What follows belongs to an exercise in optimizing a design on an open flow for small area, a short achievable clock period and few clock cycles; a production flow would make more cautious choices. RTL that was checked went through simulation tests only; none was proved equivalent to the original. The series may have gaps, and a smaller design here may also do less where the tests do not look. For run 2, only the layout was checked, not whether the RTL still works.

<file path="config.mk">
export PLATFORM = sky130hd
export DESIGN_NAME = MulDivUnit
export DESIGN_NICKNAME = MulDivUnit
export VERILOG_FILES = /design/flow/design.v
export SDC_FILE = /design/flow/constraint.sdc
export NUM_CORES = 4
export LEC_CHECK = 0
export CAP_MARGIN = 20
export CORE_MARGIN = 2
export CORE_UTILIZATION = 40
export SLEW_MARGIN = 20
</file>
<file path="run.sh">
#!/bin/bash
# synth_recipe.tcl (not shown) runs the flow's synth.tcl, then flattens the netlist and writes it again
# the make line also repeats each setting of config.mk as NAME=value (left out here)
make -C /OpenROAD-flow-scripts/flow DESIGN_CONFIG=/design/flow/config.mk WORK_HOME=/design/flow/orfs CLKGATE_MAP_FILE= SYNTH_SCRIPT=/design/flow/synth_recipe.tcl finish
</file>
<file path="design.v">
package BasicTypes;
localparam TRUE  = 1'b1;
localparam FALSE = 1'b0;
localparam DATA_WIDTH = 32;
typedef logic [DATA_WIDTH-1:0] DataPath;
endpackage
package OpFormatTypes;
typedef enum logic [1:0]     
{
    AC_MUL    = 2'b00,     
    AC_MULH   = 2'b01,     
    AC_MULHSU = 2'b10,     
    AC_MULHU  = 2'b11      
} IntMUL_Code;
typedef enum logic [1:0]     
{
    AC_DIV    = 2'b00,     
    AC_DIVU   = 2'b01,     
    AC_REM    = 2'b10,     
    AC_REMU   = 2'b11      
} IntDIV_Code;
endpackage
module SignExtender #( 
    parameter BIT_WIDTH = 32
)(
    input  logic [   BIT_WIDTH-1:0 ] in, 
    input  logic sign,
    output logic [   BIT_WIDTH:0 ] out
);
    always_comb begin
        if (sign) begin
            out = {in[BIT_WIDTH-1], in};
        end
        else begin
            out = {1'b0, in};
        end
    end    
endmodule : SignExtender
module PipelinedMultiplier #(
    parameter BIT_WIDTH = 32,
    parameter PIPELINE_DEPTH = 3
)(
    input  logic clk, stall,
    input  logic [   BIT_WIDTH-1:0 ] srcA,
    input  logic [   BIT_WIDTH-1:0 ] srcB,
    input  logic signA,
    input  logic signB,
    output logic [ 2*BIT_WIDTH-1:0 ] dst
);
    localparam RESULT_PIPELINE_DEPTH = PIPELINE_DEPTH - 2;
    logic signed [ 2*BIT_WIDTH+1:0 ] pipeReg [RESULT_PIPELINE_DEPTH];  
    logic signed [ 2*BIT_WIDTH+1:0 ] mulResult;
    logic signed [ BIT_WIDTH:0 ] exSrcA;
    logic signed [ BIT_WIDTH:0 ] exSrcB;
    logic signed [ BIT_WIDTH:0 ] exSrcA_Reg;
    logic signed [ BIT_WIDTH:0 ] exSrcB_Reg;
    SignExtender #( 
        .BIT_WIDTH(BIT_WIDTH) 
    ) signExtenderA (
        .in(srcA),
        .sign(signA),
        .out(exSrcA)
    );
    SignExtender #( 
        .BIT_WIDTH(BIT_WIDTH) 
    ) signExtenderB (
        .in(srcB),
        .sign(signB),
        .out(exSrcB)
    );
    always_comb begin
        mulResult = exSrcA_Reg * exSrcB_Reg;    
        dst = pipeReg[RESULT_PIPELINE_DEPTH-1][2*BIT_WIDTH-1:0];
    end
    always_ff @(posedge clk) begin
        if (stall) begin
            exSrcA_Reg <= exSrcA_Reg;
            exSrcB_Reg <= exSrcB_Reg;
            for ( int i = 0; i < RESULT_PIPELINE_DEPTH; i++) begin
                pipeReg[i] <= pipeReg[i];
            end
        end
        else begin
            exSrcA_Reg <= exSrcA;
            exSrcB_Reg <= exSrcB;
            pipeReg[0] <= mulResult;
            for ( int i = 1; i < RESULT_PIPELINE_DEPTH; i++) begin
                pipeReg[i] <= pipeReg[i-1];
            end
        end
    end
endmodule : PipelinedMultiplier
import BasicTypes::*;
import OpFormatTypes::*;
module PipelinedMultiplierUnit #( 
    parameter BIT_WIDTH = 32,
    parameter PIPELINE_DEPTH = 3
)( 
    input logic clk, stall,
    input BasicTypes::DataPath fuOpA_In,
    input BasicTypes::DataPath fuOpB_In,
    input logic getUpper,  
    input OpFormatTypes::IntMUL_Code mulCode,
    output BasicTypes::DataPath dataOut
);
    logic [ PIPELINE_DEPTH-2:0 ] pipeRegGetUpper;
    logic [ 1:0 ] pipeRegMulCode [ PIPELINE_DEPTH-1 ];
    logic [ 2*DATA_WIDTH-1:0 ] mulResult;
    logic signed [ DATA_WIDTH-1:0 ] fuOpA_signed;
    logic signed [ DATA_WIDTH-1:0 ] fuOpB_signed;
    logic fuOpA_sign;
    logic fuOpB_sign;
    logic signA;
    logic signB;
    logic [ DATA_WIDTH-1:0 ] srcA;
    logic [ DATA_WIDTH-1:0 ] srcB;
    PipelinedMultiplier #( 
        .BIT_WIDTH( DATA_WIDTH ),
        .PIPELINE_DEPTH( PIPELINE_DEPTH )
    ) mul (
        .clk( clk ),
        .stall( stall ),
        .srcA(srcA),
        .srcB(srcB),
        .signA(signA),
        .signB(signB),
        .dst(mulResult)
    );
    always_comb begin
        if ( mulCode == AC_MULHU ) begin
            signA = '0;
        end
        else begin
            signA = '1;
        end
        if ( (mulCode == AC_MULHU) || (mulCode == AC_MULHSU) ) begin
            signB = '0;
        end
        else begin
            signB = '1;
        end
        srcA = fuOpA_In;
        srcB = fuOpB_In;
    end
    always_comb begin
        if ( pipeRegGetUpper[ PIPELINE_DEPTH-2 ] ) begin
            dataOut = mulResult[ 2*DATA_WIDTH-1:DATA_WIDTH ];
        end
        else begin
            dataOut = mulResult[ DATA_WIDTH-1:0 ];
        end
    end
    always_ff @(posedge clk) begin
        if ( stall ) begin
            for ( int i = 0; i < PIPELINE_DEPTH-1; i++) begin
                pipeRegGetUpper[i] <= pipeRegGetUpper[i];
                pipeRegMulCode[i] <= pipeRegMulCode[i];
            end
        end
        else begin
            pipeRegGetUpper[0] <= getUpper;
            pipeRegMulCode[0]  <= mulCode;
            for ( int i = 1; i < PIPELINE_DEPTH-1; i++) begin
                pipeRegGetUpper[i] <= pipeRegGetUpper[i-1];
                pipeRegMulCode[i] <= pipeRegMulCode[i-1];
            end
        end
    end
endmodule : PipelinedMultiplierUnit
import BasicTypes::*;
module QuickDivider(
    input logic clk, rst,          
    input logic req,               
    input BasicTypes::DataPath dividend,
    input BasicTypes::DataPath divisor,
    input logic isSigned,           
    output logic finished,
    output BasicTypes::DataPath quotient,
    output BasicTypes::DataPath remainder
);
    parameter DIVIDER_WIDTH = DATA_WIDTH + 1;
    typedef logic [DIVIDER_WIDTH-1:0] DividerPath;
    function automatic logic [$clog2(DIVIDER_WIDTH+1)-1:0] CountSignificantBits(
    input
        DividerPath dividend
    );
        CountSignificantBits = 1;
        for (int i = 0; i <= DIVIDER_WIDTH-2; ++i) begin
            if (dividend[DIVIDER_WIDTH-1] != dividend[i]) begin
                CountSignificantBits = i + 2;
            end
        end
    endfunction
    parameter MAX_LOOP_COUNT = DATA_WIDTH + 1;
    parameter DATA_MINUS_ONE = (1 << DATA_WIDTH) - 1;
    parameter DATA_MINIMUM = (1 << (DATA_WIDTH - 1));
    DividerPath regZ, nextZ;   
    DividerPath regD, nextD;   
    DividerPath regQ, nextQ;   
    DividerPath regR, nextR;   
    logic regSigned, nextSigned;  
    logic [$clog2(MAX_LOOP_COUNT+1)-1:0] regCounter, nextCounter;
    typedef enum logic[1:0]
    {
        PHASE_FINISHED = 0,      
        PHASE_FIRSTBIT = 1,      
        PHASE_PROCESSING = 2,    
        PHASE_COMPENSATING = 3   
    } Phase;
    Phase regPhase, nextPhase;
    always_ff @(posedge clk) begin
        if (rst) begin
            regZ <= 0;
            regD <= 0;
            regQ <= 0;
            regR <= 0;
            regPhase <= PHASE_FINISHED;
            regCounter <= 0;
            regSigned <= FALSE;
        end
        else begin
            regZ <= nextZ;
            regD <= nextD;
            regQ <= nextQ;
            regR <= nextR;
            regPhase <= nextPhase;
            regCounter <= nextCounter;
            regSigned <= nextSigned;
        end
    end
    always_comb begin
        finished = (regPhase == PHASE_FINISHED) ? TRUE : FALSE;
        if (req) begin
            if (isSigned) begin
                nextZ = dividend[DATA_WIDTH - 1] ? {1'b1, dividend} : {1'b0, dividend};
                nextD = divisor[DATA_WIDTH - 1] ? {1'b1, divisor} : {1'b0, divisor};
            end
            else begin
                nextZ = {1'b0, dividend};
                nextD = {1'b0, divisor};
            end
            nextQ = 0;
            nextR = nextZ[DIVIDER_WIDTH-1] ? -1 : 0;
            nextSigned = isSigned;
            nextPhase = PHASE_FIRSTBIT;
            nextCounter = CountSignificantBits(nextZ);
        end
        else begin 
            nextZ = regZ;
            nextD = regD;
            nextQ = regQ;
            nextR = regR;
            nextSigned = regSigned;
            nextCounter = regCounter;
            if (regPhase == PHASE_FIRSTBIT) begin
                nextR = (regR << 1) | regZ[regCounter - 1];
                if (regR[DIVIDER_WIDTH-1] != regD[DIVIDER_WIDTH-1]) begin
                    nextR += regD;
                    nextQ = -1;
                end
                else begin
                    nextR -= regD;
                    nextQ = 0;
                end
                nextCounter = regCounter - 1;
                nextPhase = (nextCounter == 0) ? PHASE_COMPENSATING : PHASE_PROCESSING;
            end
            else if (regPhase == PHASE_PROCESSING) begin
                nextR = (regR << 1) | regZ[regCounter - 1];
                if (regR[DIVIDER_WIDTH-1] != regD[DIVIDER_WIDTH-1]) begin
                    nextR += regD;
                    nextQ = regQ << 1;
                end
                else begin
                    nextR -= regD;
                    nextQ = (regQ << 1) | 1;
                end
                nextCounter = regCounter - 1;
                nextPhase = (nextCounter == 0) ? PHASE_COMPENSATING : PHASE_PROCESSING;
            end
            else if (regPhase == PHASE_COMPENSATING) begin
                nextQ = (regQ << 1) + 1;
                nextR = regR;
                if (regR == 0) begin
                end 
                else begin
                    if (regR == regD) begin
                        nextR -= regD;
                        nextQ += 1;
                    end
                    else if (regR == -regD) begin
                        nextR += regD;
                        nextQ -= 1;
                    end
                    else if (regR[DIVIDER_WIDTH-1] != regZ[DIVIDER_WIDTH-1]) begin
                        if (regR[DIVIDER_WIDTH-1] != regD[DIVIDER_WIDTH-1]) begin
                            nextR += regD;
                            nextQ -= 1;
                        end
                        else begin
                            nextR -= regD;
                            nextQ += 1;
                        end
                    end
                end
                if (regD == 0) begin
                    nextQ = -1;
                    nextR = regZ;
                end
                else if (regSigned && regZ == DATA_MINIMUM && regD == DATA_MINUS_ONE) begin 
                    nextQ = regZ;
                    nextR = 0;
                end
                nextPhase = PHASE_FINISHED;
            end
            else begin   
                nextPhase = regPhase;
            end
        end
        quotient = regQ;
        remainder = regR;
    end
endmodule : QuickDivider
import BasicTypes::*;
import OpFormatTypes::*;
module DividerUnit (
    input logic clk, rst,
    input logic req,
    input BasicTypes::DataPath fuOpA_In,
    input BasicTypes::DataPath fuOpB_In,
    input OpFormatTypes::IntDIV_Code divCode,
    output logic finished,
    output BasicTypes::DataPath dataOut
);
    logic regIsSigned, nextIsSigned;
    BasicTypes::DataPath regDividend, nextDividend;
    BasicTypes::DataPath regDivisor, nextDivisor;
    OpFormatTypes::IntDIV_Code regDivCode, nextDivCode;
    BasicTypes::DataPath quotient, remainder;
    QuickDivider div ( 
        .clk( clk ),
        .rst( rst ),
        .req ( req ),
        .dividend ( nextDividend ),
        .divisor ( nextDivisor ),
        .isSigned ( nextIsSigned ),
        .finished ( finished ),
        .quotient ( quotient ),
        .remainder ( remainder )
    );
    always_ff @(posedge clk) begin
        if (rst) begin
            regIsSigned <= FALSE;
            regDividend <= '0;
            regDivisor <= '0;
            regDivCode <= AC_DIV;
        end
        else begin
            regIsSigned <= nextIsSigned;
            regDividend <= nextDividend;
            regDivisor <= nextDivisor;
            regDivCode <= nextDivCode;
        end
    end
    always_comb begin
        if (req) begin
            if (divCode == AC_DIVU || divCode == AC_REMU) begin
                nextIsSigned = FALSE;
            end
            else begin
                nextIsSigned = TRUE;
            end
            nextDividend = fuOpA_In;
            nextDivisor = fuOpB_In;
            nextDivCode = divCode;
        end
        else begin
            nextIsSigned = regIsSigned;
            nextDividend = regDividend;
            nextDivisor = regDivisor;
            nextDivCode = regDivCode;
        end
        if (regDivCode == AC_DIV || regDivCode == AC_DIVU) begin
            dataOut = quotient;
        end
        else begin
            dataOut = remainder;
        end
    end
endmodule : DividerUnit
import BasicTypes::*;
import OpFormatTypes::*;
module MulDivUnit (
    input logic clk,
    input logic rst,
    input logic stall,
    input logic [DATA_WIDTH-1:0] dataInA,
    input logic [DATA_WIDTH-1:0] dataInB,
    input logic mulGetUpper,
    input logic [1:0] mulCode,
    input logic [1:0] divCode,
    input logic divReset,
    input logic divResetFromCI_Stage,
    input logic divReq,
    input logic divAcquire,
    input logic divRelease,
    output logic [DATA_WIDTH-1:0] mulDataOut,
    output logic [DATA_WIDTH-1:0] divDataOut,
    output logic divFinished,
    output logic divBusy,
    output logic divReserved,
    output logic divFree
);
    localparam MULDIV_STAGE_DEPTH = 3;
    PipelinedMultiplierUnit #(
        .BIT_WIDTH(DATA_WIDTH),
        .PIPELINE_DEPTH(MULDIV_STAGE_DEPTH)
    ) mulUnit (
        .clk(clk),
        .stall(stall),
        .fuOpA_In(dataInA),
        .fuOpB_In(dataInB),
        .getUpper(mulGetUpper),
        .mulCode(mulCode),
        .dataOut(mulDataOut)
    );
    typedef enum logic[1:0]
    {
        DIVIDER_PHASE_FREE       = 0,   
        DIVIDER_PHASE_RESERVED   = 1,   
        DIVIDER_PHASE_PROCESSING = 2,   
        DIVIDER_PHASE_WAITING    = 3    
    } DividerPhase;
    DividerPhase regPhase;
    DividerPhase nextPhase;
    logic finished;
    DividerUnit divUnit(
        .clk(clk),
        .rst(rst),
        .req(divReq),
        .fuOpA_In(dataInA),
        .fuOpB_In(dataInB),
        .divCode(divCode),
        .finished(finished),
        .dataOut(divDataOut)
    );
    always_ff @(posedge clk) begin
        if (rst) begin
            regPhase <= DIVIDER_PHASE_FREE;
        end
        else begin
            regPhase <= nextPhase;
        end
    end
    always_comb begin
        nextPhase = regPhase;
        case (regPhase)
        default: begin
            nextPhase = DIVIDER_PHASE_FREE;
        end
        DIVIDER_PHASE_FREE: begin
            if (divAcquire) begin
                nextPhase = DIVIDER_PHASE_RESERVED;
            end
        end
        DIVIDER_PHASE_RESERVED: begin
            if (divReq) begin
                nextPhase = DIVIDER_PHASE_PROCESSING;
            end
        end
        DIVIDER_PHASE_PROCESSING: begin
            if (finished) begin
                nextPhase = DIVIDER_PHASE_WAITING;
            end
        end
        DIVIDER_PHASE_WAITING: begin
            if (divRelease) begin
                nextPhase = DIVIDER_PHASE_FREE;
            end
        end
        endcase  
        if (divReset) begin
            nextPhase = DIVIDER_PHASE_FREE;
        end
        if (divResetFromCI_Stage) begin
            nextPhase = DIVIDER_PHASE_FREE;
        end
        divFree     = nextPhase == DIVIDER_PHASE_FREE ? TRUE : FALSE;
        divFinished = regPhase == DIVIDER_PHASE_WAITING ? TRUE : FALSE;
        divBusy     = regPhase == DIVIDER_PHASE_PROCESSING ? TRUE : FALSE;
        divReserved = regPhase == DIVIDER_PHASE_RESERVED ? TRUE : FALSE;
    end  
endmodule
</file>
<file path="constraint.sdc">
create_clock -name core_clock -period 10.0 [get_ports {clk}]
set_input_delay 2.0000 -clock core_clock [delete_from_list [all_inputs] [get_ports {clk}]]
set_output_delay 2.0000 -clock core_clock [all_outputs]
set_load 0.01 [all_outputs]
</file>
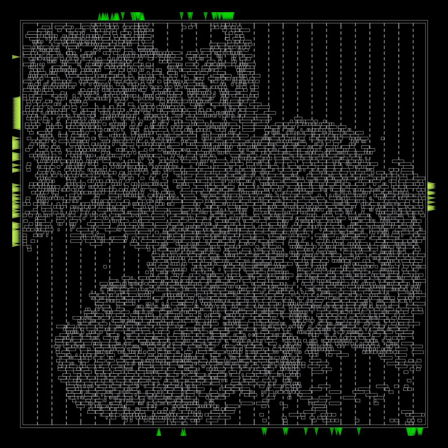
*Cell placement, run 1*
Filler Cell Count: 14,430
final core utilization: 43.60%

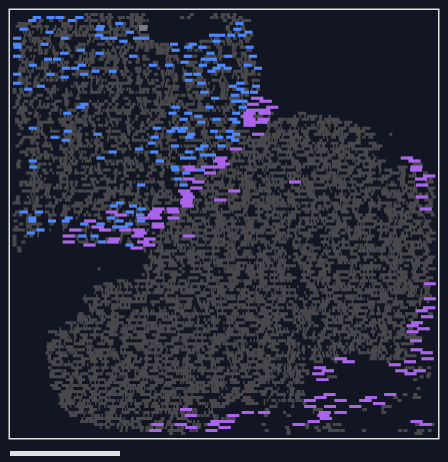
*Sequential cells coloured by instance or generate block, run 1*
Scale bar: 100 um. Other sequential cells in the stronger grey, the rest of the logic in the fainter grey.
legend:
  divUnit:
    colour: blue
    flops: 173
  mulUnit:
    colour: purple
    flops: 132
    where: all over the die
not coloured: 2

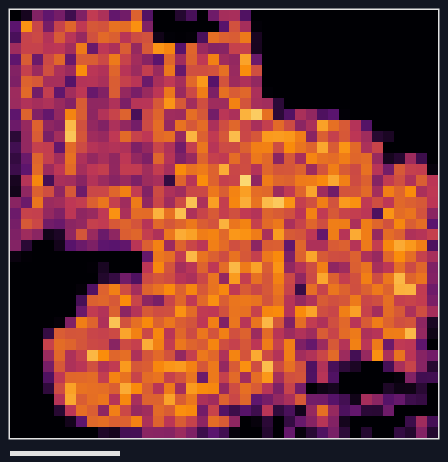
*Cell density map, run 1*
Scale bar: 100 um. The die is cut into 39 by 39 equal tiles; black is low, pale yellow is high, 0 to 100% covered.
tiles over 75% full: 5.5%
fullest tile: 92%
emptiest ninth of the die: north-east
nearly empty tiles: 21%
mean over tiles: 41%
core area: 147,500 um^2
Starting Density: 40.18%

==> run 1: worst max path at each step <==
stage,startpoint,endpoint,slack [ps],cells past startpoint
floorplan,mulUnit.mul.exSrcB_Reg[0]$_DFFE_PN_,mulUnit.mul.pipeReg[0][62]$_DFFE_PN_,2030,27
global placement,mulUnit.mul.exSrcB_Reg[2]$_DFFE_PN_,mulUnit.mul.pipeReg[0][60]$_DFFE_PN_,920,22
detailed placement,mulUnit.mul.exSrcB_Reg[2]$_DFFE_PN_,mulUnit.mul.pipeReg[0][60]$_DFFE_PN_,760,22
CTS,mulUnit.mul.exSrcB_Reg[2]$_DFFE_PN_,mulUnit.mul.pipeReg[0][60]$_DFFE_PN_,740,22
global route,mulUnit.mul.exSrcB_Reg[7]$_DFFE_PN_,mulUnit.mul.pipeReg[0][62]$_DFFE_PN_,260,24
finish,mulUnit.mul.exSrcB_Reg[7]$_DFFE_PN_,mulUnit.mul.pipeReg[0][62]$_DFFE_PN_,760,25
==> run notes, run 1 <==
- First-pass GRT wire length: around 300 mm
- Final Routed Wirelength: roughly 200 mm
- Layout Skew: roughly 56 ps
- Synth Flop Type: dfxtp_1
- Most used routing layer: met2
- Largest net degree at the start of global routing: approximately 110
- Avg Synthesized Cell Area: 9.073 um^2
- Crit path max fanout: 20
- Slew HR: between 10% and 20%
- Register area: ~7500 um^2
- Area grow syn2layout: 8.520%
- WHS Path Cells: 0
- CP Capture Type: flop
- Reg-to-Reg Start: mulUnit.mul.exSrcB_Reg[7]$_DFFE_PN_
- Total of max-cap violations: 0
- Final period util: approximately 92%
- Total number of vias: between 40,000 and 50,000
- HP Class: reg2reg
- ClkCell Share: 2.286%
- DR iter-0 viols: just over 4,000
- Seq area share: between 10% and 20%
- Dpl hpwl: 157.6 mm
- Leading cell type in the layout, fill and taps excluded: inv_1
- Mux cell area share after synthesis: under 10%
- Final TNS setup: 0 ps
- Most frequent cells in the layout: inv_1, fa_1, nand2_1, and2_1, ha_1
- Pins over their slew limit: 0
- Worst Min Path Start: mulUnit.pipeRegGetUpper[0]$_DFFE_PN_
- Post-synth EDFFs: 132
- XOR/XNOR Fraction of Synth Area: between 3 and 4%
- FFs w/ async S/R, synth: 0%
- Synth top area share: 38.11%
- Final setup vio count: 0
- Main combinational cell family by area after synthesis: adder cells
- Buf+Inv Stages, Crit Path: 5
- Dpl cells: 8,374
- Multi-input logic area: between 40,000 and 50,000 um^2
- Layout cells sized above 1: 5.009%
- Most numerous cell in the Yosys netlist: inv_1
- Met2 routed WL: ~90 mm
- Post-Synth Simple-Gate Area: 17.09%
- Total GRT Usage: roughly 26%
- I/O pin total: around 150
- Fraction of area in multi-input gates: 71.36%
- Worst-Skew Late Latency: roughly 660 ps
- Vias in the first global route: ~48,000
- Distinct cells, synth: 90
- DP Worst Slack: around 760 ps
- Final antenna-violating net count: 0
- Sequential area share after synthesis: around 13%
- Met1 Wirelength: 80.88 mm
- Initial antenna violation count: 9
- Met3 WL: ~15 mm
- #FFs+latches synth: slightly above 300
- Fin. Hold Viols: 0
- Required time worst endpoint: between 10,000 and 15,000 ps
- DR pass1 iterations: 5
- Post-CTS sizing: 0
- Status: timing/DRC/antenna clean
- CTS tree: built
- FP Rows: around 140
- Clock sinks: ~300
- R2R setup slack: ~760 ps
- M1 GR Usage: between 30% and 40%
- RSZ-0062 raised after global routing: false
- Largest Register: mulUnit.mul.pipeReg
- Data arrival, critical path: ~9600 ps
- Largest delay contributor family on the critical path: adder cells
- Worst r2r dst: mulUnit.mul.pipeReg[0][62]$_DFFE_PN_
- Data buffer area share: 3.897%
- Die span in x: a little under 400 um
- Clock Path Buffers: 3
- Clock buffer count from CTS: between 40 and 50
- Inverter count: 1,212
- Post-synthesis cell area: 59,250 um^2
- Non-clk bufs: around 280
- H-tree depth: 2
- Port Buffer Count: ~140
- Clk root buf: clkbuf_16
- Setup bufs post-CTS: 0
- Critical path class: reg2reg
- Cts hold-fix bufs: 0
- Most used cell, CP: fa_1
- Syn Nets: between 8,000 and 9,000
- DR vias/cell: about 5.5
- Met3 usage: 4.164%
- F_max: 0.1082 GHz
- Delay of the slowest critical-path stage: roughly 930 ps
- Die H: about 390 um
- Synth Area in Compound Gates: 9.405%
Testbench counts for the RTL of run 1, summed over its fixed seeds: cycles 59,690.
### The clock tree on the layout, run 1

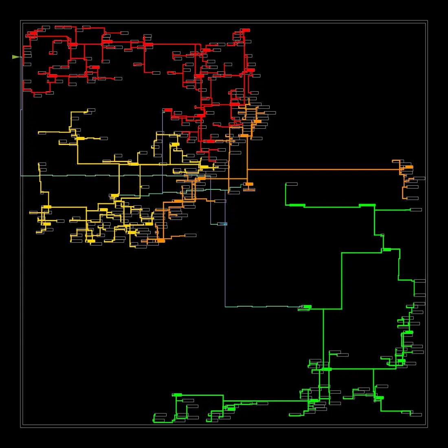

## Run 2: large edit since run 1, in outline
design.v: 493 -> 1082 lines; modules unchanged: 0
  PrefixAdder: new, 35 lines
  BoothDaddaMul33: new, 567 lines
  PipelinedMultiplierUnit: edited, 75 -> 115 lines
  QuickDivider: edited, 153 -> 183 lines
  DividerUnit: edited, 65 -> 50 lines
  MulDivUnit: edited, 101 -> 103 lines
  removed: SignExtender, PipelinedMultiplier
==> module PrefixAdder as of run 2 <==
module PrefixAdder #(
    parameter WIDTH = 32
)(
    input  logic [WIDTH-1:0] a,
    input  logic [WIDTH-1:0] b,
    input  logic cin,
    output logic [WIDTH-1:0] sum,
    output logic cout,
    output logic gAll,       
    output logic pAll        
);
    localparam LEVELS = $clog2(WIDTH);
    logic [WIDTH-1:0] g [LEVELS+1];
    logic [WIDTH-1:0] p [LEVELS+1];
    logic [WIDTH:0] c;
    assign g[0] = a & b;
    assign p[0] = a ^ b;
    for (genvar l = 0; l < LEVELS; l++) begin : level
        for (genvar i = 0; i < WIDTH; i++) begin : bit_
            if ((i >> l) & 1) begin : merge
                assign g[l+1][i] = g[l][i] | (p[l][i] & g[l][((i >> l) << l) - 1]);
                assign p[l+1][i] = p[l][i] & p[l][((i >> l) << l) - 1];
            end
            else begin : pass
                assign g[l+1][i] = g[l][i];
                assign p[l+1][i] = p[l][i];
            end
        end
    end
    assign c = {g[LEVELS] | (p[LEVELS] & {WIDTH{cin}}), cin};
    assign sum = p[0] ^ c[WIDTH-1:0];
    assign cout = c[WIDTH];
    assign gAll = g[LEVELS][WIDTH-1];
    assign pAll = p[LEVELS][WIDTH-1];
endmodule : PrefixAdder
==> module MulDivUnit as of run 2 <==
module MulDivUnit (
    input logic clk,
    input logic rst,
    input logic stall,
    input logic [DATA_WIDTH-1:0] dataInA,
    input logic [DATA_WIDTH-1:0] dataInB,
    input logic mulGetUpper,
    input logic [1:0] mulCode,
    input logic [1:0] divCode,
    input logic divReset,
    input logic divResetFromCI_Stage,
    input logic divReq,
    input logic divAcquire,
    input logic divRelease,
    output logic [DATA_WIDTH-1:0] mulDataOut,
    output logic [DATA_WIDTH-1:0] divDataOut,
    output logic divFinished,
    output logic divBusy,
    output logic divReserved,
    output logic divFree
);
    localparam MULDIV_STAGE_DEPTH = 3;
    PipelinedMultiplierUnit #(
        .BIT_WIDTH(DATA_WIDTH),
        .PIPELINE_DEPTH(MULDIV_STAGE_DEPTH)
    ) mulUnit (
        .clk(clk),
        .stall(stall),
        .fuOpA_In(dataInA),
        .fuOpB_In(dataInB),
        .getUpper(mulGetUpper),
        .mulCode(mulCode),
        .dataOut(mulDataOut)
    );
    typedef enum logic[1:0]
    {
        DIVIDER_PHASE_FREE       = 0,   
        DIVIDER_PHASE_RESERVED   = 1,   
        DIVIDER_PHASE_PROCESSING = 2,   
        DIVIDER_PHASE_WAITING    = 3    
    } DividerPhase;
    DividerPhase regPhase;
    DividerPhase nextPhase;
    logic divStart, doneAtReq, doneNext, flush;
    assign divStart = (regPhase == DIVIDER_PHASE_RESERVED) && divReq;
    DividerUnit divUnit(
        .clk(clk),
        .req(divStart),
        .busy(regPhase == DIVIDER_PHASE_PROCESSING),
        .fuOpA_In(dataInA),
        .fuOpB_In(dataInB),
        .divCode(divCode),
        .doneAtReq(doneAtReq),
        .doneNext(doneNext),
        .dataOut(divDataOut)
    );
    always_ff @(posedge clk) begin
        if (rst) begin
            regPhase <= DIVIDER_PHASE_FREE;
        end
        else begin
            regPhase <= nextPhase;
        end
    end
    always_comb begin
        nextPhase = regPhase;
        case (regPhase)
        default: begin
            nextPhase = DIVIDER_PHASE_FREE;
        end
        DIVIDER_PHASE_FREE: begin
            if (divAcquire) begin
                nextPhase = DIVIDER_PHASE_RESERVED;
            end
        end
        DIVIDER_PHASE_RESERVED: begin
            if (divReq) begin
                nextPhase = doneAtReq ? DIVIDER_PHASE_WAITING : DIVIDER_PHASE_PROCESSING;
            end
        end
        DIVIDER_PHASE_PROCESSING: begin
            if (doneNext) begin
                nextPhase = DIVIDER_PHASE_WAITING;
            end
        end
        DIVIDER_PHASE_WAITING: begin
            if (divRelease) begin
                nextPhase = DIVIDER_PHASE_FREE;
            end
        end
        endcase  
        flush = divReset || divResetFromCI_Stage;
        if (flush) begin
            nextPhase = DIVIDER_PHASE_FREE;
        end
        divFree     = flush ||
                      (regPhase == DIVIDER_PHASE_FREE && !divAcquire) ||
                      (regPhase == DIVIDER_PHASE_WAITING && divRelease);
        divFinished = regPhase == DIVIDER_PHASE_WAITING ? TRUE : FALSE;
        divBusy     = regPhase == DIVIDER_PHASE_PROCESSING ? TRUE : FALSE;
        divReserved = regPhase == DIVIDER_PHASE_RESERVED ? TRUE : FALSE;
    end  
endmodule
==> module QuickDivider as of run 2 <==
module QuickDivider(
    input logic clk,
    input logic req,               
    input logic busy,              
    input BasicTypes::DataPath dividend,
    input BasicTypes::DataPath divisor,
    input logic isSigned,
    input logic wantRemainder,     
    output logic doneAtReq,        
    output logic doneNext,         
    output BasicTypes::DataPath result     
);
    localparam SHIFT_WIDTH = $clog2(DATA_WIDTH) + 1;    
    localparam POS_WIDTH = $clog2(DATA_WIDTH);
    function automatic logic [POS_WIDTH-1:0] MsbPosition(
        input BasicTypes::DataPath value
    );
        logic [DATA_WIDTH-1:0] any;
        logic [DATA_WIDTH-1:0][POS_WIDTH-1:0] pos;
        any = value;
        pos = '0;
        for (int l = 0; l < POS_WIDTH; l++) begin
            for (int k = 0; k < (DATA_WIDTH >> (l+1)); k++) begin
                pos[k] = any[2*k+1] ? pos[2*k+1] : pos[2*k];
                pos[k][l] = any[2*k+1];
                any[k] = any[2*k+1] | any[2*k];
            end
        end
        MsbPosition = pos[0];
    endfunction
    function automatic logic LowOnes(
        input BasicTypes::DataPath value
    );
        LowOnes = !(|(value[DATA_WIDTH-1:1] & ~value[DATA_WIDTH-2:0]));
    endfunction
    BasicTypes::DataPath regR, regQ, regD;
    logic [SHIFT_WIDTH-2:0] regHalfShift;   
    logic [SHIFT_WIDTH-2:0] regCount;      
    logic regFirst;                        
    logic signA, signB;
    BasicTypes::DataPath onesA, onesB;     
    BasicTypes::DataPath absA, absB;
    logic divisorIsZero, lessThan, lessEqual, nextTo, dividendIsSmaller;
    BasicTypes::DataPath diffBits;
    logic [POS_WIDTH-1:0] posA, posB;
    logic upA, upB;
    logic [POS_WIDTH:0] distance;
    logic [SHIFT_WIDTH-2:0] halfShift;
    logic [DATA_WIDTH:0] shiftedD;         
    logic [DATA_WIDTH:0] shiftedFine;
    BasicTypes::DataPath alignedD;
    logic [DATA_WIDTH:0] diff1;
    BasicTypes::DataPath diffA;
    logic [DATA_WIDTH+2:0] diffB;
    logic [DATA_WIDTH+2:0] csaX, csaY, csaZ, csaS, csaC;
    logic carry1, carryA;
    logic ge1, ge2, geB;
    BasicTypes::DataPath r2;
    PrefixAdder #(.WIDTH(DATA_WIDTH+1)) sub1 (
        .a({1'b0, regR}),
        .b(~{alignedD, 1'b0}),
        .cin(1'b1),
        .sum(diff1),
        .cout(carry1),
        .gAll(),
        .pAll()
    );
    PrefixAdder #(.WIDTH(DATA_WIDTH)) subA (
        .a(regR),
        .b(~alignedD),
        .cin(1'b1),
        .sum(diffA),
        .cout(carryA),
        .gAll(),
        .pAll()
    );
    always_comb begin
        csaX = {3'b0, regR};
        csaY = ~{3'b0, alignedD};
        csaZ = ~{2'b0, alignedD, 1'b0};
        csaS = csaX ^ csaY ^ csaZ;
        csaC = {(csaX[DATA_WIDTH+1:0] & csaY[DATA_WIDTH+1:0]) |
                (csaX[DATA_WIDTH+1:0] & csaZ[DATA_WIDTH+1:0]) |
                (csaY[DATA_WIDTH+1:0] & csaZ[DATA_WIDTH+1:0]), 1'b1};
    end
    PrefixAdder #(.WIDTH(DATA_WIDTH+3)) subB (
        .a(csaS),
        .b(csaC),
        .cin(1'b1),
        .sum(diffB),
        .cout(),
        .gAll(),
        .pAll()
    );
    logic cmpG, cmpP;
    PrefixAdder #(.WIDTH(DATA_WIDTH)) cmp (
        .a(onesA),
        .b(~onesB),
        .cin(1'b0),
        .sum(),
        .cout(),
        .gAll(cmpG),
        .pAll(cmpP)
    );
    always_comb begin
        signA = isSigned && dividend[DATA_WIDTH-1];
        signB = isSigned && divisor[DATA_WIDTH-1];
        onesA = signA ? ~dividend : dividend;
        onesB = signB ? ~divisor : divisor;
        absA = onesA + {{(DATA_WIDTH-1){1'b0}}, signA};
        absB = onesB + {{(DATA_WIDTH-1){1'b0}}, signB};
        divisorIsZero = (divisor == '0);
        lessThan = !(cmpG || cmpP);
        lessEqual = !cmpG;
        diffBits = onesA ^ onesB;
        nextTo = LowOnes(diffBits) && (diffBits != '0) &&
                 ((onesB & diffBits) == (diffBits & ~(diffBits >> 1)));
        if (signA == signB) begin
            dividendIsSmaller = lessThan;
        end
        else if (signB) begin
            dividendIsSmaller = lessEqual;
        end
        else begin
            dividendIsSmaller = lessThan && !nextTo;
        end
        doneAtReq = divisorIsZero || dividendIsSmaller;
        posA = MsbPosition(onesA);
        posB = MsbPosition(onesB);
        upA = signA && LowOnes(onesA) && (onesA != '0);
        upB = signB && LowOnes(onesB) && (onesB != '0);
        distance = {1'b0, posA} + {1'b0, ~posB} + {{POS_WIDTH{1'b0}}, upA} + {{POS_WIDTH{1'b0}}, !upB};
        halfShift = {1'b0, distance[POS_WIDTH-1:1]};
        shiftedFine = '0;
        for (int v = 0; v < 4; v++) begin
            if (regHalfShift[1:0] == v) begin
                shiftedFine = shiftedFine | ({1'b0, regD} << (2*v));
            end
        end
        shiftedD = '0;
        for (int u = 0; u <= (DATA_WIDTH / 8); u++) begin
            if (regHalfShift[SHIFT_WIDTH-2:2] == u) begin
                shiftedD = shiftedD | (shiftedFine << (8*u));
            end
        end
        alignedD = shiftedD[DATA_WIDTH-1:0];
        ge1 = carry1;                        
        geB = !diffB[DATA_WIDTH+2];          
        ge2 = ge1 ? geB : carryA;
        if (ge1) begin
            r2 = geB ? diffB[DATA_WIDTH-1:0] : diff1[DATA_WIDTH-1:0];
        end
        else begin
            r2 = carryA ? diffA : regR;
        end
        doneNext = regFirst ? (regHalfShift == '0) : (regCount == 1);
        result = regR;
    end
    logic regWantRemainder;
    always_ff @(posedge clk) begin
        if (req) begin
            regWantRemainder <= wantRemainder;
            regR <= (doneAtReq && !wantRemainder) ? (divisorIsZero ? '1 : '0) : absA;
            regQ <= '0;
        end
        else if (busy) begin
            regR <= (doneNext && !regWantRemainder) ? {regQ[DATA_WIDTH-3:0], ge1, ge2} : r2;
            regQ <= {regQ[DATA_WIDTH-3:0], ge1, ge2};
        end
    end
    always_ff @(posedge clk) begin
        regFirst <= req;
        if (req) begin
            regD <= absB;
            regHalfShift <= halfShift;
        end
        else begin
            regD <= {2'b0, shiftedD[DATA_WIDTH-1:2]};
            regHalfShift <= '0;
        end
        regCount <= regFirst ? regHalfShift : regCount - 1;
    end
endmodule : QuickDivider
==> module DividerUnit as of run 2 <==
module DividerUnit (
    input logic clk,
    input logic req,
    input logic busy,
    input BasicTypes::DataPath fuOpA_In,
    input BasicTypes::DataPath fuOpB_In,
    input OpFormatTypes::IntDIV_Code divCode,
    output logic doneAtReq,
    output logic doneNext,
    output BasicTypes::DataPath dataOut
);
    localparam LEVELS = $clog2(DATA_WIDTH);
    logic isSigned, isRem, signA, signB;
    BasicTypes::DataPath result;
    logic regNegate;
    BasicTypes::DataPath lowOr [LEVELS+1];
    QuickDivider div (
        .clk(clk),
        .req(req),
        .busy(busy),
        .dividend(fuOpA_In),
        .divisor(fuOpB_In),
        .isSigned(isSigned),
        .wantRemainder(isRem),
        .doneAtReq(doneAtReq),
        .doneNext(doneNext),
        .result(result)
    );
    always_comb begin
        isSigned = (divCode == AC_DIV) || (divCode == AC_REM);
        isRem = (divCode == AC_REM) || (divCode == AC_REMU);
        signA = isSigned && fuOpA_In[DATA_WIDTH-1];
        signB = isSigned && fuOpB_In[DATA_WIDTH-1];
        lowOr[0] = {result[DATA_WIDTH-2:0], 1'b0};
        for (int l = 0; l < LEVELS; l++) begin
            lowOr[l+1] = lowOr[l] | (lowOr[l] << (1 << l));
        end
        dataOut = result ^ ({DATA_WIDTH{regNegate}} & lowOr[LEVELS]);
    end
    always_ff @(posedge clk) begin
        if (req) begin
            if (isRem) begin
                regNegate <= signA;
            end
            else begin
                regNegate <= (signA ^ signB) && (fuOpB_In != '0);
            end
        end
    end
endmodule : DividerUnit
==> module PipelinedMultiplierUnit as of run 2 <==
module PipelinedMultiplierUnit #(
    parameter BIT_WIDTH = 32,
    parameter PIPELINE_DEPTH = 3
)(
    input logic clk, stall,
    input BasicTypes::DataPath fuOpA_In,
    input BasicTypes::DataPath fuOpB_In,
    input logic getUpper,  
    input OpFormatTypes::IntMUL_Code mulCode,
    output BasicTypes::DataPath dataOut
);
    localparam GROUPS = DATA_WIDTH / 4;
    localparam DIGITS = (DATA_WIDTH + 3) / 3;
    logic [DATA_WIDTH:0] exSrcA_Reg;
    logic [DATA_WIDTH+2:0] tripleA_Reg;
    logic [DIGITS-1:0] boothNegReg, boothSel1Reg, boothSel2Reg, boothSel3Reg, boothSel4Reg;
    logic getUpperReg;
    BasicTypes::DataPath sumReg, carryReg;
    logic [GROUPS-1:0] lowerGenReg, lowerPropReg;
    logic upperReg;
    logic signA, signB;
    logic [DATA_WIDTH:0] exSrcA;
    logic [DATA_WIDTH+2:0] tripleA;
    logic [DATA_WIDTH+1:0] exSrcB;     
    logic [DIGITS-1:0] boothNeg, boothSel1, boothSel2, boothSel3, boothSel4;
    logic [3:0] bits;
    logic [2*DATA_WIDTH-1:0] prodS, prodC;
    logic [DATA_WIDTH-1:0] lowG, lowP;
    logic [GROUPS-1:0] groupG, groupP;
    logic lowerCarry;
    always_comb begin
        signA = (mulCode != AC_MULHU);
        signB = (mulCode == AC_MUL) || (mulCode == AC_MULH);
        exSrcA = {signA & fuOpA_In[DATA_WIDTH-1], fuOpA_In};
        tripleA = {{2{exSrcA[DATA_WIDTH]}}, exSrcA} + {exSrcA[DATA_WIDTH], exSrcA, 1'b0};
        exSrcB = {signB & fuOpB_In[DATA_WIDTH-1], fuOpB_In, 1'b0};
        for (int j = 0; j < DIGITS; j++) begin
            bits = exSrcB[3*j +: 4];
            boothNeg[j] = bits[3] & ~(bits[2] & bits[1] & bits[0]);
            boothSel1[j] = (bits[1] ^ bits[0]) & ~(bits[3] ^ bits[2]);
            boothSel2[j] = ~(bits[1] ^ bits[0]) & (bits[2] ^ bits[1]);
            boothSel3[j] = (bits[1] ^ bits[0]) & (bits[3] ^ bits[2]);
            boothSel4[j] = (bits[3] ^ bits[2]) & ~(bits[2] ^ bits[1]) & ~(bits[1] ^ bits[0]);
        end
    end
    BoothDaddaMul33 mul (
        .x(exSrcA_Reg),
        .x3(tripleA_Reg),
        .neg(boothNegReg),
        .sel1(boothSel1Reg),
        .sel2(boothSel2Reg),
        .sel3(boothSel3Reg),
        .sel4(boothSel4Reg),
        .s(prodS),
        .c(prodC)
    );
    always_comb begin
        lowG = prodS[DATA_WIDTH-1:0] & prodC[DATA_WIDTH-1:0];
        lowP = prodS[DATA_WIDTH-1:0] ^ prodC[DATA_WIDTH-1:0];
        for (int k = 0; k < GROUPS; k++) begin
            groupG[k] = lowG[4*k+3] |
                        (lowP[4*k+3] & lowG[4*k+2]) |
                        (lowP[4*k+3] & lowP[4*k+2] & lowG[4*k+1]) |
                        (lowP[4*k+3] & lowP[4*k+2] & lowP[4*k+1] & lowG[4*k]);
            groupP[k] = lowP[4*k+3] & lowP[4*k+2] & lowP[4*k+1] & lowP[4*k];
        end
    end
    always_ff @(posedge clk) begin
        if (!stall) begin
            exSrcA_Reg <= exSrcA;
            tripleA_Reg <= tripleA;
            boothNegReg <= boothNeg;
            boothSel1Reg <= boothSel1;
            boothSel2Reg <= boothSel2;
            boothSel3Reg <= boothSel3;
            boothSel4Reg <= boothSel4;
            getUpperReg <= getUpper;
            upperReg <= getUpperReg;
            lowerGenReg <= groupG;
            lowerPropReg <= groupP;
            if (getUpperReg) begin
                sumReg <= prodS[2*DATA_WIDTH-1:DATA_WIDTH];
                carryReg <= prodC[2*DATA_WIDTH-1:DATA_WIDTH];
            end
            else begin
                sumReg <= prodS[DATA_WIDTH-1:0];
                carryReg <= prodC[DATA_WIDTH-1:0];
            end
        end
    end
    logic [GROUPS-1:0] treeG [$clog2(GROUPS)+1];
    logic [GROUPS-1:0] treeP [$clog2(GROUPS)+1];
    always_comb begin
        treeG[0] = lowerGenReg;
        treeP[0] = lowerPropReg;
        for (int l = 0; l < $clog2(GROUPS); l++) begin
            treeG[l+1] = '0;
            treeP[l+1] = '0;
            for (int k = 0; k < (GROUPS >> (l+1)); k++) begin
                treeG[l+1][k] = treeG[l][2*k+1] | (treeP[l][2*k+1] & treeG[l][2*k]);
                treeP[l+1][k] = treeP[l][2*k+1] & treeP[l][2*k];
            end
        end
        lowerCarry = treeG[$clog2(GROUPS)][0];
    end
    PrefixAdder #(.WIDTH(DATA_WIDTH)) finalAdder (
        .a(sumReg),
        .b(carryReg),
        .cin(upperReg & lowerCarry),
        .sum(dataOut),
        .cout(),
        .gAll(),
        .pAll()
    );
endmodule : PipelinedMultiplierUnit
--- a/config.mk
+++ b/config.mk
@@ -6,6 +6,9 @@
 export NUM_CORES = 4
 export LEC_CHECK = 0
+export ABC_AREA = 1
 export CAP_MARGIN = 20
 export CORE_MARGIN = 2
 export CORE_UTILIZATION = 40
+export SETUP_SLACK_MARGIN = 5.0
 export SLEW_MARGIN = 20
+export TNS_END_PERCENT = 1
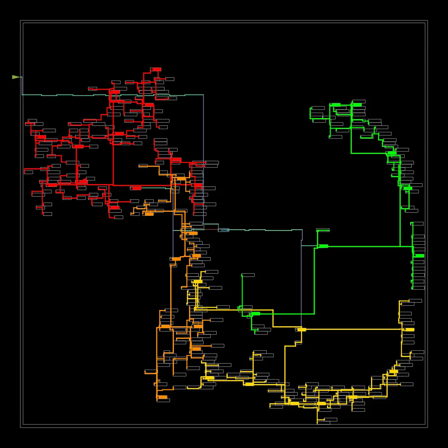
*The clock tree on the layout, run 2*
FF+latch count: 310
clock sinks: 310

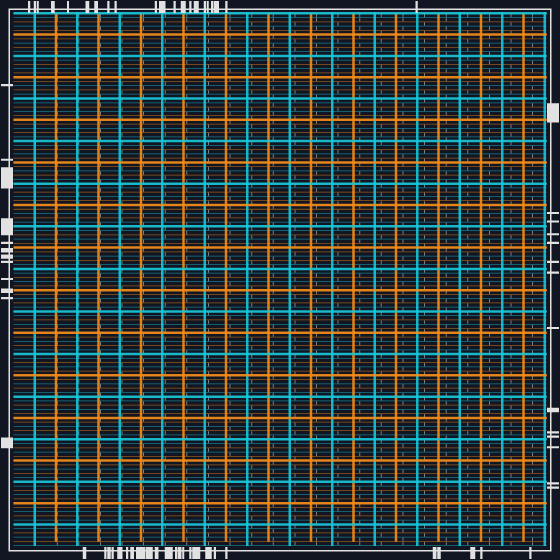
*Supply network, run 2*
Pins as bars on the die edge. Tap cells in grey.
legend:
  VDD:
    colour: orange
  VSS:
    colour: cyan
met5 straps: 25
met4 straps: 25
met1 rails: 126
tap cells: 1,524

==> run notes, run 2 <==
- Filler Cell Count: ~11,000
- Met2 routed WL: 88.60 mm
- Die ar.: roughly 120,000 um^2
- Multi-input logic area: around 35,000 um^2
- Final antenna-violating net count: 0
- Area grow syn2layout: 15.50%
- Setup bufs post-CTS: 55
- Starting Density: 40.15%
- Slew HR: between 20% and 30%
- RSZ-0062 raised after global routing: true
- Final core utilization: between 40% and 50%
- Critical path class: reg2reg
- DR pass1 iterations: 10
- H-tree depth: 2
- CTS tree: built
- Total number of vias: 46,650
- Mux cell area share after synthesis: less than 1%
- Main combinational cell family by area after synthesis: adder cells
- DR vias/cell: approximately 6.2
- Final TNS setup: 0 ps
- Met3 usage: around 9.7%
- Fin. Hold Viols: 0
- Layout cells sized above 1: between 10% and 20%
- Most numerous cell in the Yosys netlist: inv_1
- Distinct cells, synth: between 60 and 70
- Most frequent cells in the layout: inv_1, nand2_1, xor2_1, o22ai_1, a221oi_1
- Worst-path cell chain: inv_1, buf_4, o22ai_1, a221oi_1, xor2_1, fa_1, fa_1, fa_1, fa_1, inv_1, fa_1, ha_1, a21oi_1, nand3_1
- Met1 Wirelength: just under 80 mm
- Most used cell, CP: fa_1
- Port Buffer Count: approximately 140
- Clock buffer count from CTS: 38
- Core area: 115,700 um^2
- Synth Flop Type: edfxtp_1
- Die H: about 340 um
- Final Routed Wirelength: roughly 210 mm
- Cts hold-fix bufs: 0
- Fraction of area in multi-input gates: between 60% and 70%
- Post-synthesis cell area: ~46,000 um^2
- Syn Nets: between 6,000 and 7,000
- Post-Synth Simple-Gate Area: between 10% and 20%
- First-pass GRT wire length: 300.1 mm
- HP Class: reg2reg
- Most used routing layer: met2
- Inverter count: a little under 800
- Post-CTS sizing: ~210
- Die span in x: between 300 and 400 um
- M1 GR Usage: 42.56%
- Clock Path Buffers: 3
- Avg Synthesized Cell Area: between 7 and 8 um^2
- Status: timing/DRC/antenna clean
- ClkCell Share: under 10%
- Dpl cells: about 7,200
- Total of max-cap violations: 0
- Largest Register: mulUnit.tripleA_Reg
- Initial antenna violation count: 6
- Final period util: between 50% and 60%
- Dpl hpwl: about 150 mm
- Final setup vio count: 0
- Seq area share: around 16%
- Required time worst endpoint: roughly 10,000 ps
- FP Rows: 125
- DP Worst Slack: about 2700 ps
- Pins over their slew limit: 0
- F_max: 0.1802 GHz
- Post-synth EDFFs: 236
- XOR/XNOR Fraction of Synth Area: a little over an eighth
- Total GRT Usage: approximately 34%
- Crit path max fanout: 17
- FFs w/ async S/R, synth: 0%
- Non-clk bufs: 444
- Sequential area share after synthesis: between 10% and 20%
- Leading cell type in the layout, fill and taps excluded: inv_1
- Delay of the slowest critical-path stage: 720 ps
- #FFs+latches synth: 310
- Largest net degree at the start of global routing: about 120
- Register area: between 8000 and 9000 um^2
- Met3 WL: 24.80 mm
- Data buffer area share: roughly 7.2%
- Vias in the first global route: 44,330
- Layout Skew: about 53 ps
- Worst-Skew Late Latency: a little over 600 ps
- I/O pin total: ~150
- CP Capture Type: flop
- Largest delay contributor family on the critical path: adder cells
- DR iter-0 viols: 6,559
- Synth top area share: 15.25%
run 2: cell count changes in the layout (fill, tap and decap cells not counted), sizes merged, moves of 173 or more:
| cell | before | now |
|---|---|---|
| and2 | 560 | 0 |
| fa | 1128 | 306 |
| inv | 1214 | 766 |
| o22ai | 7 | 385 |
| buf | 135 | 308 |
| xor2 | 61 | 601 |
| a221oi | 14 | 366 |
run 2: final timing paths:
kind	from	depth (start not counted)	slack, ps	to
max	mulUnit.exSrcA_Reg[18]$_DFFE_PN_	14	4450	mulUnit.lowerGenReg[7]$_DFFE_PN_
min	divUnit.div.regQ[0]$_SDFFE_PP0P_	2	480	divUnit.div.regQ[0]$_SDFFE_PP0P_
max reg2reg	mulUnit.exSrcA_Reg[18]$_DFFE_PN_	14	4450	mulUnit.lowerGenReg[7]$_DFFE_PN_
min reg2reg	divUnit.div.regQ[0]$_SDFFE_PP0P_	2	480	divUnit.div.regQ[0]$_SDFFE_PP0P_

## separate check: timing with driven ports
The flow's constraints put no driver on any port. The routed layouts listed below were extracted and timed again, unchanged, in two steps. Step 1 assumes that a clkbuf_16 drives the clock port and a buf_2 every other input. Step 2 times the ports against the registers' clock, not the clock port: input delays grow and output delays shrink by t, the midpoint of the rising clock arrivals with the driver on. a / b / c = no drivers / after step 1 / after step 2; a / b = the first two.
run	t (ns)	slack for setup (ns)	worst setup path at the end	latest minus earliest clock arrival (ns)
run 1	0.714	0.762 / 0.762 / 0.762	register to register	0.059 / 0.058
run 2	0.667	4.450 / 4.450 / 3.941	input to register	0.055 / 0.055
After both steps setup and hold are still met in every run listed. For run 2, which loses most, drivers alone change the setup slack by 0.000 ns; drivers and shift together by -0.509 ns.
